From an optimization exercise on the open Yosys and OpenROAD flow, aimed at small area and a short achievable clock period; shortcuts taken in it are not production practice.
The RTL was checked by simulation tests, not by an equivalence proof against the original design.
The series may have gaps, and a smaller design here may also do less where the tests do not look.

==> flow/design.v <==
`timescale 1ns / 1ps
module fm_mult (
    input                    CLK ,
    input      signed [15:0] A   ,
    input      signed [15:0] B   ,
    output reg signed [31:0] P
);
always @(posedge CLK)
    P <= A * B ;
endmodule
`timescale 1ns / 1ps
module conv2d#(
    parameter   CONV_WIDTH      = 'd8 ,
    parameter   CONV_HEIGHT     = 'd8 
)(
    input clk   ,
    input rst_n ,
    input                matrix_vsync ,
    input                matrix_href  ,
    input        [6:0]   matrix_h_cnt       ,
    input        [6:0]   matrix_v_cnt       ,
    input signed [15:0]   conv_bias   ,
    input        [143:0]  fm_data     ,
    input        [143:0]  conv_weight ,
    output reg        [6:0]  conv_h_cnt ,
    output reg        [6:0]  conv_v_cnt ,
    output reg               conv_href  ,
    output reg               conv_vsync ,
    output reg signed [31:0] conv_result 
);
wire    signed  [31:00] mult_result11 ;
wire    signed  [31:00] mult_result12 ;
wire    signed  [31:00] mult_result13 ;
wire    signed  [31:00] mult_result21 ;
wire    signed  [31:00] mult_result22 ;
wire    signed  [31:00] mult_result23 ;
wire    signed  [31:00] mult_result31 ;
wire    signed  [31:00] mult_result32 ;
wire    signed  [31:00] mult_result33 ;
reg                     matrix_vsync_r;
reg                     matrix_href_r ;
reg        [6:0]        conv_h_cnt_r  ;
reg        [6:0]        conv_v_cnt_r  ; 
always @(posedge clk or negedge rst_n)begin
    if(!rst_n)begin
        matrix_vsync_r <= 0 ;
        matrix_href_r  <= 0 ;
        conv_href      <= 0 ;
        conv_vsync     <= 0 ;
        conv_h_cnt_r   <= 0 ;
        conv_v_cnt_r   <= 0 ;
        conv_h_cnt     <= 0 ;
        conv_v_cnt     <= 0 ;
    end
    else begin
        matrix_vsync_r <= matrix_vsync   ;
        matrix_href_r  <= matrix_href    ;
        conv_href      <= matrix_href_r  ;
        conv_vsync     <= matrix_vsync_r ;
        conv_h_cnt_r   <= matrix_h_cnt   ;
        conv_v_cnt_r   <= matrix_v_cnt   ;
        conv_h_cnt     <= conv_h_cnt_r   ;
        conv_v_cnt     <= conv_v_cnt_r   ; 
    end
end
always @(posedge clk or negedge rst_n)begin
    if(!rst_n)
        conv_result <= 0 ;
    else
        conv_result <= mult_result11 + mult_result12 + mult_result13
                     + mult_result21 + mult_result22 + mult_result23
                     + mult_result31 + mult_result32 + mult_result33 + conv_bias ;
end
fm_mult mult11 (
  .CLK      (clk                  ),     
  .A        (conv_weight[143:128] ),     
  .B        (fm_data[143:128]     ),      
  .P        (mult_result11        )      
);
fm_mult mult12 (
  .CLK      (clk                  ),     
  .A        (conv_weight[127:112] ),     
  .B        (fm_data[127:112]     ),      
  .P        (mult_result12        )      
);
fm_mult mult13 (
  .CLK      (clk                  ),     
  .A        (conv_weight[111:96]  ),     
  .B        (fm_data[111:96]      ),      
  .P        (mult_result13        )      
);
fm_mult mult21 (
  .CLK      (clk                  ),     
  .A        (conv_weight[95:80]   ),      
  .B        (fm_data[95:80]       ),      
  .P        (mult_result21        )      
);
fm_mult mult22 (
  .CLK      (clk                  ),     
  .A        (conv_weight[79:64]   ),      
  .B        (fm_data[79:64]       ),      
  .P        (mult_result22        )      
);
fm_mult mult23 (
  .CLK      (clk                  ),     
  .A        (conv_weight[63:48]   ),      
  .B        (fm_data[63:48]       ),      
  .P        (mult_result23        )      
);
fm_mult mult31 (
  .CLK      (clk                  ),     
  .A        (conv_weight[47:32]   ),     
  .B        (fm_data[47:32]       ),      
  .P        (mult_result31        )      
);
fm_mult mult32 (
  .CLK      (clk                  ),     
  .A        (conv_weight[31:16]   ),     
  .B        (fm_data[31:16]       ),      
  .P        (mult_result32        )      
);
fm_mult mult33 (
  .CLK      (clk                  ),     
  .A        (conv_weight[15:0]    ),     
  .B        (fm_data[15:0]        ),      
  .P        (mult_result33        )      
);
endmodule
==> flow/run.sh <==
#!/bin/bash
# synth_recipe.tcl (not shown) runs the flow's synth.tcl, then flattens the netlist and writes it again
# the make line also repeats each setting of config.mk as NAME=value (left out here)
make -C /OpenROAD-flow-scripts/flow DESIGN_CONFIG=/design/flow/config.mk WORK_HOME=/design/flow/orfs CLKGATE_MAP_FILE= SYNTH_SCRIPT=/design/flow/synth_recipe.tcl finish
==> flow/config.mk <==
export PLATFORM = sky130hd
export DESIGN_NAME = conv2d
export DESIGN_NICKNAME = conv2d
export VERILOG_FILES = /design/flow/design.v
export SDC_FILE = /design/flow/constraint.sdc
export NUM_CORES = 4
export LEC_CHECK = 0
export CAP_MARGIN = 20
export CORE_MARGIN = 2
export CORE_UTILIZATION = 40
export SLEW_MARGIN = 20
==> flow/constraint.sdc <==
create_clock -name core_clock -period 10.0 [get_ports {clk}]
set_input_delay 2.0000 -clock core_clock [delete_from_list [all_inputs] [get_ports {clk}]]
set_output_delay 2.0000 -clock core_clock [all_outputs]
set_load 0.01 [all_outputs]
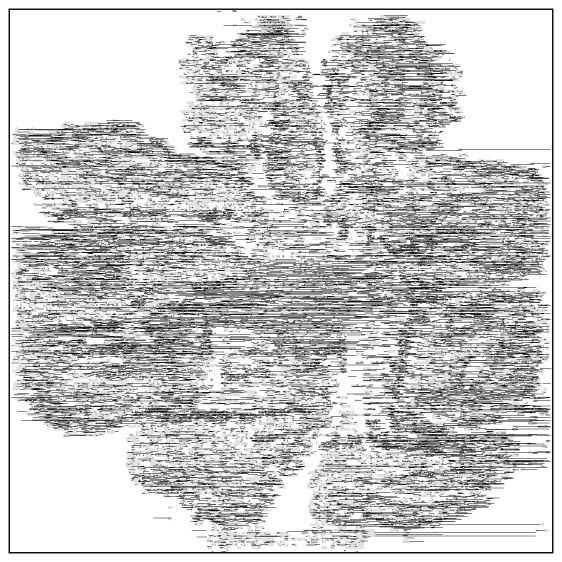
run_1/layer_met1.png
main direction: horizontal
longest straight run: 151 um
wire length on this layer: 118 mm
nets with wire on the layer: 13390
share of all routed wire: 42%

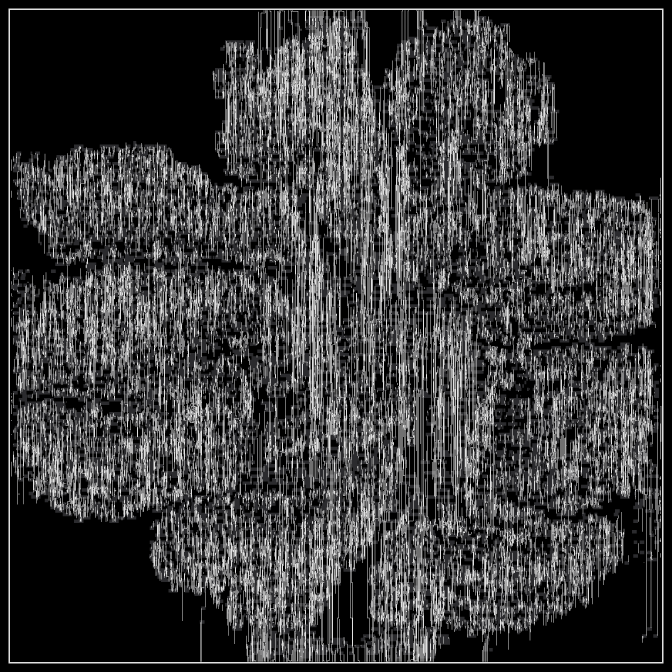
run_1/layer_met2.png
longest straight run: 217 um
share of all routed wire: 50%
nets with wire on the layer: 12824
wire length on this layer: 138 mm
main direction: vertical

==> impl_metrics.tcl, run 1 <==
set metrics [dict create \
    status "complete, no violations" \
    final_cell_mix "2881 x inv_1, 2600 x fa_1, 1157 x nand2_1" \
    cts_buffers 44 \
    fillers 24700 \
    drc_errors 0 \
    setup_viol 0 \
    hold-worst-slack_ns 0.336 \
    drive_above_1_share 0.0152 \
    coreArea_mm2 0.255 \
    r2r_cells 19 \
    worst_pin_slew_ns 1.02 \
    synth_edf_count 0 \
    syn-cell-area_mm2 0.103 \
    synth.top_cell.area_share 0.507 \
    slew_headroom 0.316 \
    gp_congestion 0.895 \
    multi_input_area_mm2 0.0834 \
    final_area_mm2 0.112 \
    finClkSkew_ns 0.0168 \
    firstDrtPassIters 7 \
    die_area_mm2 0.261 \
    rows 185 \
    max_freq_mhz 116 \
    cts_sinks 352 \
    wl_per_cell_um 19.4 \
    synth_nets 14500 \
    regArea_mm2 0.00737 \
    die_y_um 511 \
    detailroute.via_count 71000 \
    final_core_util 0.438 \
    syn_inst 10800 \
    cp-startpoint "fm_data[17]" \
    r2r-end "conv_result[31]" \
    clock_path_buffers 3 \
    nets 14600 \
    slew_violations 0 \
    hold_buffers 0 \
    critical_path_required_ns 10.52 \
    root_buffer "clkbuf_16" \
]
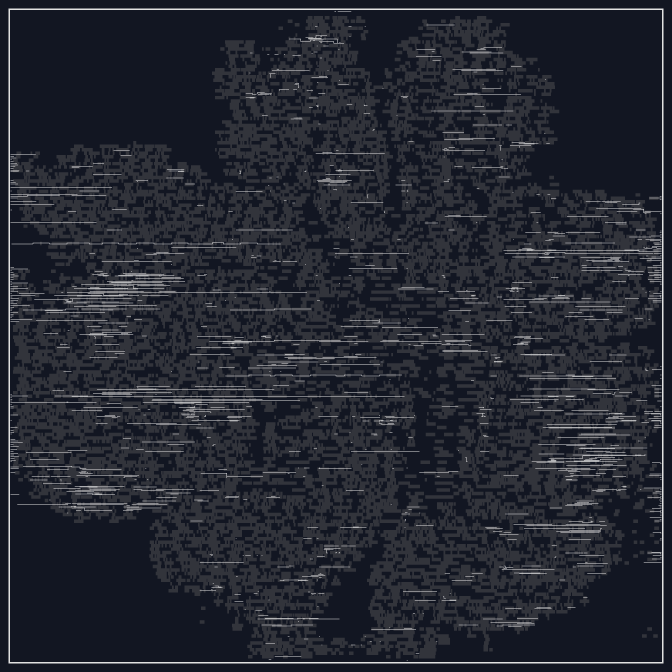
run_1/layer_met3.png
longest straight run: 260 um
nets with wire on the layer: 749
wire length on this layer: 14200 um

-- run 1: cell families after synthesis --
| group | synth area share |
|---|---|
| AO/OA/AOI/OAI | 0.0455 |
| XOR/XNOR | 0.0290 |
| adder cells (fa/ha/maj) | 0.601 |
| buffers and inverters | 0.116 |
| flip-flops | 0.0718 |
| multiplexers | 0.000585 |
| AND/OR/NAND/NOR | 0.136 |
-- run 1: sequential cells by signal, summed over array words and instances, names as in the netlist, 32 cells and up --
name and count:
conv_result 32, mult11.P 32, mult12.P 32, mult13.P 32, mult21.P 32, mult22.P 32
mult23.P 32, mult31.P 32, mult32.P 32, mult33.P 32
-- run 1: worst min-delay path by stage --
stage | endpoint | slack, ns | depth (start not counted)
after floorplan | conv_h_cnt[0] | 0.33 | 0
after global placement | conv_v_cnt[1] | 0.33 | 0
after detailed placement | conv_h_cnt[1] | 0.33 | 0
after CTS | conv_vsync | 0.34 | 0
after global routing | conv_vsync | 0.35 | 0
final | conv_vsync | 0.34 | 0
-- run 1: worst reg2reg max path: cells and delay by family (launching register included) --
kind            cells  cell delay [ns]
flops               1             0.39
xor+xnor            1             0.16
simple gates        2             0.67
fa+ha+maj           6             2.86
buf+inv             4             0.20
compound gates      6             1.56
-- run 1: metrics by stage --
| step | std cells | worst slack, ns |
|---|---|---|
| finish | 14400 | 1.38 |
| global route | 14400 | 1.12 |
| CTS | 14300 | 1.42 |
| detailed placement | 14300 | 0.777 |
| global placement | 14300 | 0.776 |
| floorplan | 10800 | 2.13 |
-- run 1: per-layer routing --
| metal | part of all wire | vias to the layer above | wire length [um] | global-route usage |
|---|---|---|---|---|
| met5 | 0.00015 | - | 41 | 0 |
| met1 | 0.42 | 37100 | 118000 | 0.295 |
| li1 | - | 31600 | - | - |
| met2 | 0.50 | 1903 | 138000 | 0.379 |
| met4 | 0.030 | 8 | 8470 | 0.0625 |
| met3 | 0.051 | 302 | 14200 | 0.0243 |
-- run 1: area by class of cell --
class	count	area share
antenna	14	0.000314
clock buffer	60	0.0113
clock inverter	17	0.00225
inverter	2882	0.0970
multi-input combinational	7231	0.748
sequential	352	0.0661
tap	3366	0.0378
timing repair buffer	439	0.0378
run_1/layer_met4.png
Bar = 200 um.
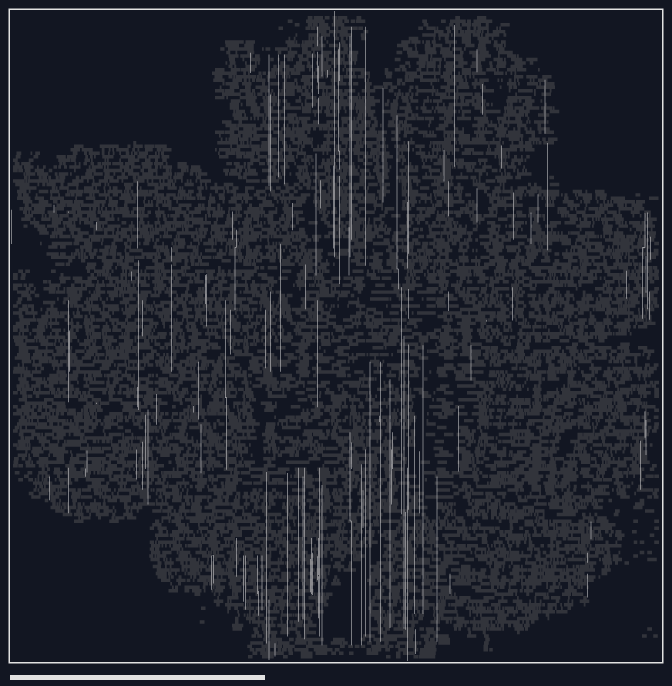

==> run 2: too many edits to list; what changed since run 1 <==
flow/design.v: 128 -> 4977 lines; modules unchanged: 1
  conv2d: edited, 117 -> 4966 lines
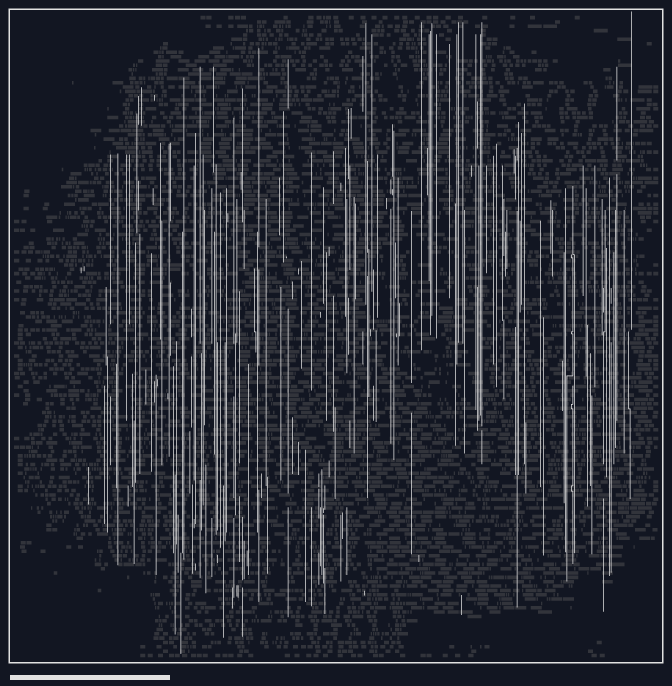
run_2/layer_met4.png
Bar = 100 um.
wire length on this layer: 20.4 mm
share of all routed wire: 6.7%
longest straight run: 302 um
nets with wire on the layer: 202
main direction: vertical

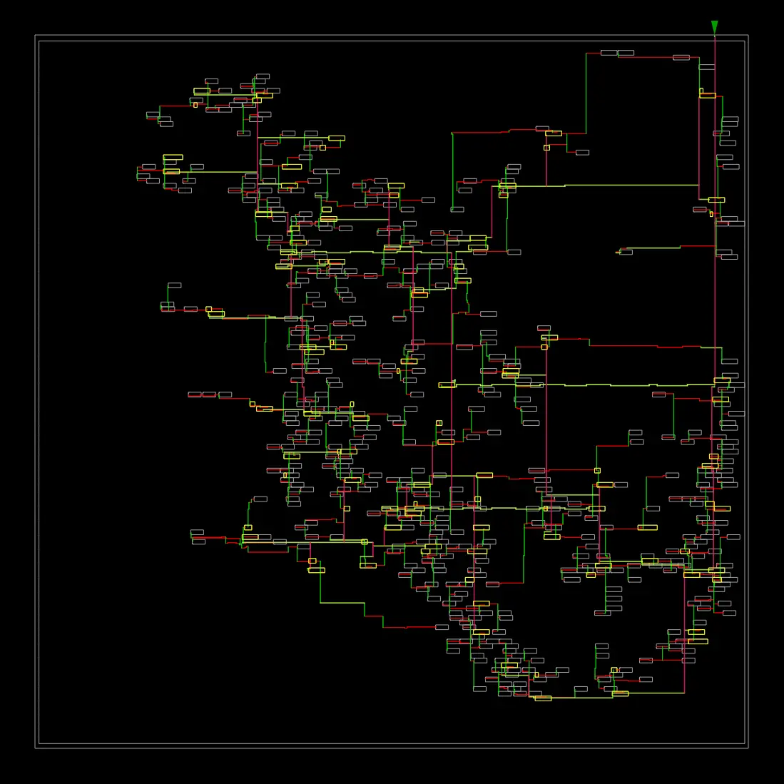
run_2/clocks.png
clk_skew: 0.0352 ns
clock sink total: 464
total CTS buffers: 58
clock buffers: 80

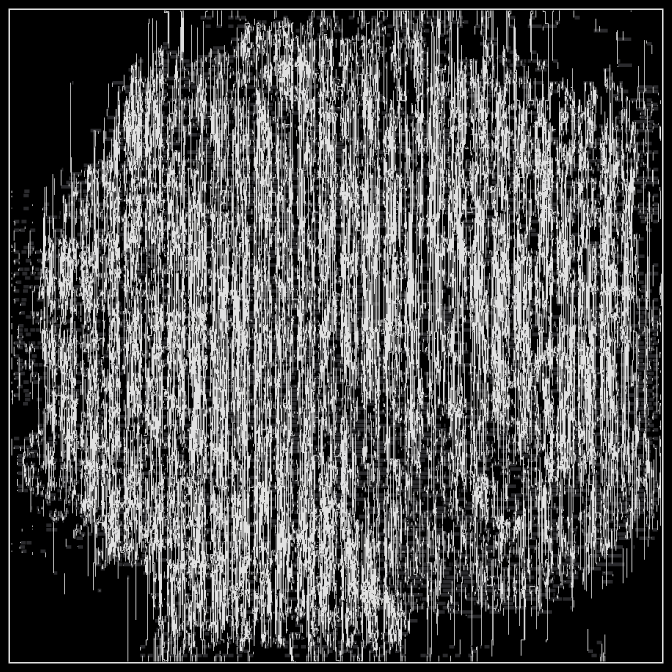
run_2/layer_met2.png
drt total wl: 304000 um
met2 Resource Use GR: 0.532
DR vias: 52400

==> run 2 against run 1 <==
  * Non-clock buffer count is 54 higher
  * Maximum frequency is 13% higher
  * Via count is 26% lower
  * Synthesized cell count is 36% lower
  * Critical endpoint is now conv_result[29]
==> impl_metrics.tcl, run 2 <==
set metrics [dict create \
    wl_per_cell_um 33.0 \
    antenna_found_initial 14 \
    taps 2175 \
    clock_area_frac 0.0295 \
    io_buffers 369 \
    dpl.hpwl_um 267000 \
    critical_path_required_ns 10.57 \
    post-route-min-period_ns 7.64 \
    buf_share 0.0627 \
    yosys_warnings 1 \
    clk_latency_ns 0.69 \
    drt_iter0_drc 6847 \
    cts_tree "done" \
    worst_pin_slew_ns 1.22 \
    r2r-end "conv_result[29]" \
    max_freq_mhz 131 \
    cp_max_fo 5 \
    viasPerCell 5.69 \
    antennaDiodeCount 9 \
    syn_inst 6882 \
    drive_above_1_share 0.0447 \
    seq_share 0.131 \
    finalHoldViolations 0 \
    ys_seq_area_frac 0.147 \
    drc_errors 0 \
    grt_usage 0.362 \
    final_area_mm2 0.0735 \
    slew_headroom 0.179 \
    grt_pass1_vias 52000 \
    end_kind "flip-flop" \
    firstDrtPassIters 6 \
    io_pins 370 \
    regArea_mm2 0.00961 \
    multi_input_area_mm2 0.0499 \
    synth_edf_count 0 \
    grt_max_degree 65 \
    cp-startpoint "conv_bias[2]" \
    regMostFlops "conv_result" \
    synth.distinct_cells 51 \
    hold_buffers 0 \
    gp_congestion 1.04 \
    fillers 15700 \
    die_area_mm2 0.167 \
    r2r_cells 16 \
    multi_input_area_share 0.679 \
    root_buffer "clkbuf_16" \
    post_cts_buffers 0 \
    ys.flop_type "dfxtp_1" \
    fin_crit_sh 0.764 \
    buffers 493 \
    coreArea_mm2 0.163 \
    rows 148 \
    hold_path_depth 0 \
    clk_pin_slew_ns 0.08 \
    die_w_um 409 \
    multi_input_gates 4761 \
    slew_violations 0 \
    syn-cell-area_mm2 0.0655 \
    clock_path_buffers 3 \
    largest_reg_flops 32 \
    drv_cap 0 \
    synth.top_cell.area_share 0.379 \
    die_y_um 409 \
    final_cell_mix "1240 x fa_1, 1182 x inv_1, 686 x xor2_1" \
    r2r_setup_slack_ns 3.91 \
    largest_class "multi-input combinational cells" \
    nets 8677 \
    synth_nets 8582 \
    inv_count 1199 \
    path_class "input pin to flip-flop" \
    grt_pass1_wl_um 417000 \
    yosys-top-cells-count "1240 x fa_1, 1182 x inv_1, 686 x xor2_1" \
    status "complete, no violations" \
    setup_viol 0 \
    seq_cell_count 464 \
    min_to "conv_v_cnt[4]" \
]
==> run 2: cell count changes after synthesis, moves of 111 or more <==
| cell | change |
|---|---|
| inv_1 | -1699 |
| nand2_1 | -863 |
| fa_1 | -1360 |
| o22ai_1 | +111 |
| a22oi_1 | +626 |
| xnor2_1 | +145 |
| xor2_1 | +617 |
| ha_1 | -635 |
| clkbuf_1 | +115 |
| and2_1 | -1104 |
| dfxtp_1 | +112 |
| a21o_1 | -119 |
==> run 2: stage by stage <==
| step | hold slack (ns) | util | worst slack (ns) | std cells |
|---|---|---|---|---|
| after floorplan | 0.331 | - | 2.91 | 6882 |
| after global placement | 0.331 | 0.438 | 1.69 | 9092 |
| after detailed placement | 0.336 | 0.438 | 1.63 | 9092 |
| after CTS | 0.351 | 0.451 | 2.38 | 9201 |
| after global routing | 0.355 | 0.451 | 2.10 | 9205 |
| final | 0.350 | 0.452 | 2.36 | 9210 |
==> run 2: worst max-delay path, cell delays in order <==
cell,delay (ns)
clkdlybuf4s50_1,0.50
fa_1,0.47
fa_1,0.49
inv_1,0.06
fa_1,0.53
inv_1,0.06
fa_1,0.44
fa_1,0.52
fa_1,0.49
ha_1,0.34
a21o_1,0.20
o21bai_1,0.25
o21ai_0,0.58
a21oi_1,0.22
a211oi_1,0.69
o31ai_1,0.19
xor2_1,0.17
==> run 2: metal layers <==
layer  vias to the layer above  track usage  routed length, um
li1                      22000            -                  -
met1                     27100        0.497             124000
met2                      2902        0.532             129000
met3                       494       0.0790              30400
met4                        10        0.194              20400
met5                         -            0                 70
==> run 2: logic make-up after synthesis <==
logic type      share of synthesized area
mux                               0.00934
compound gates                      0.142
xor+xnor                            0.147
simple gates                       0.0547
buf+inv                            0.0951
fa+ha+maj                           0.405
flops                               0.147

-- afterwards: timing with drivers on the ports --
In the flow no input, the clock included, has a driving cell. The finished layouts below were timed again as built, in two steps. Step 1 assumes that a clkbuf_16 drives the clock port and a buf_2 every other input. Step 2, shift: input delay + t, output delay - t, t = (earliest + latest rising clock arrival at the registers) / 2. This alone moves slack from input paths to output paths. Slacks: ideal ports / drivers / drivers and shift; pairs: ideal ports / drivers.
run | shift t [ns] | slack for setup (ns) | cell pins on the clock port's net
run 1 | 0.704 | 1.381 / 1.393 / 0.689 | 1
run 2 | 0.764 | 2.360 / 2.426 / 1.663 | 1
After both steps every run listed still meets setup and hold. The setup slack of run 2, which loses most, moves by +0.066 ns with the drivers and by -0.697 ns with both steps.
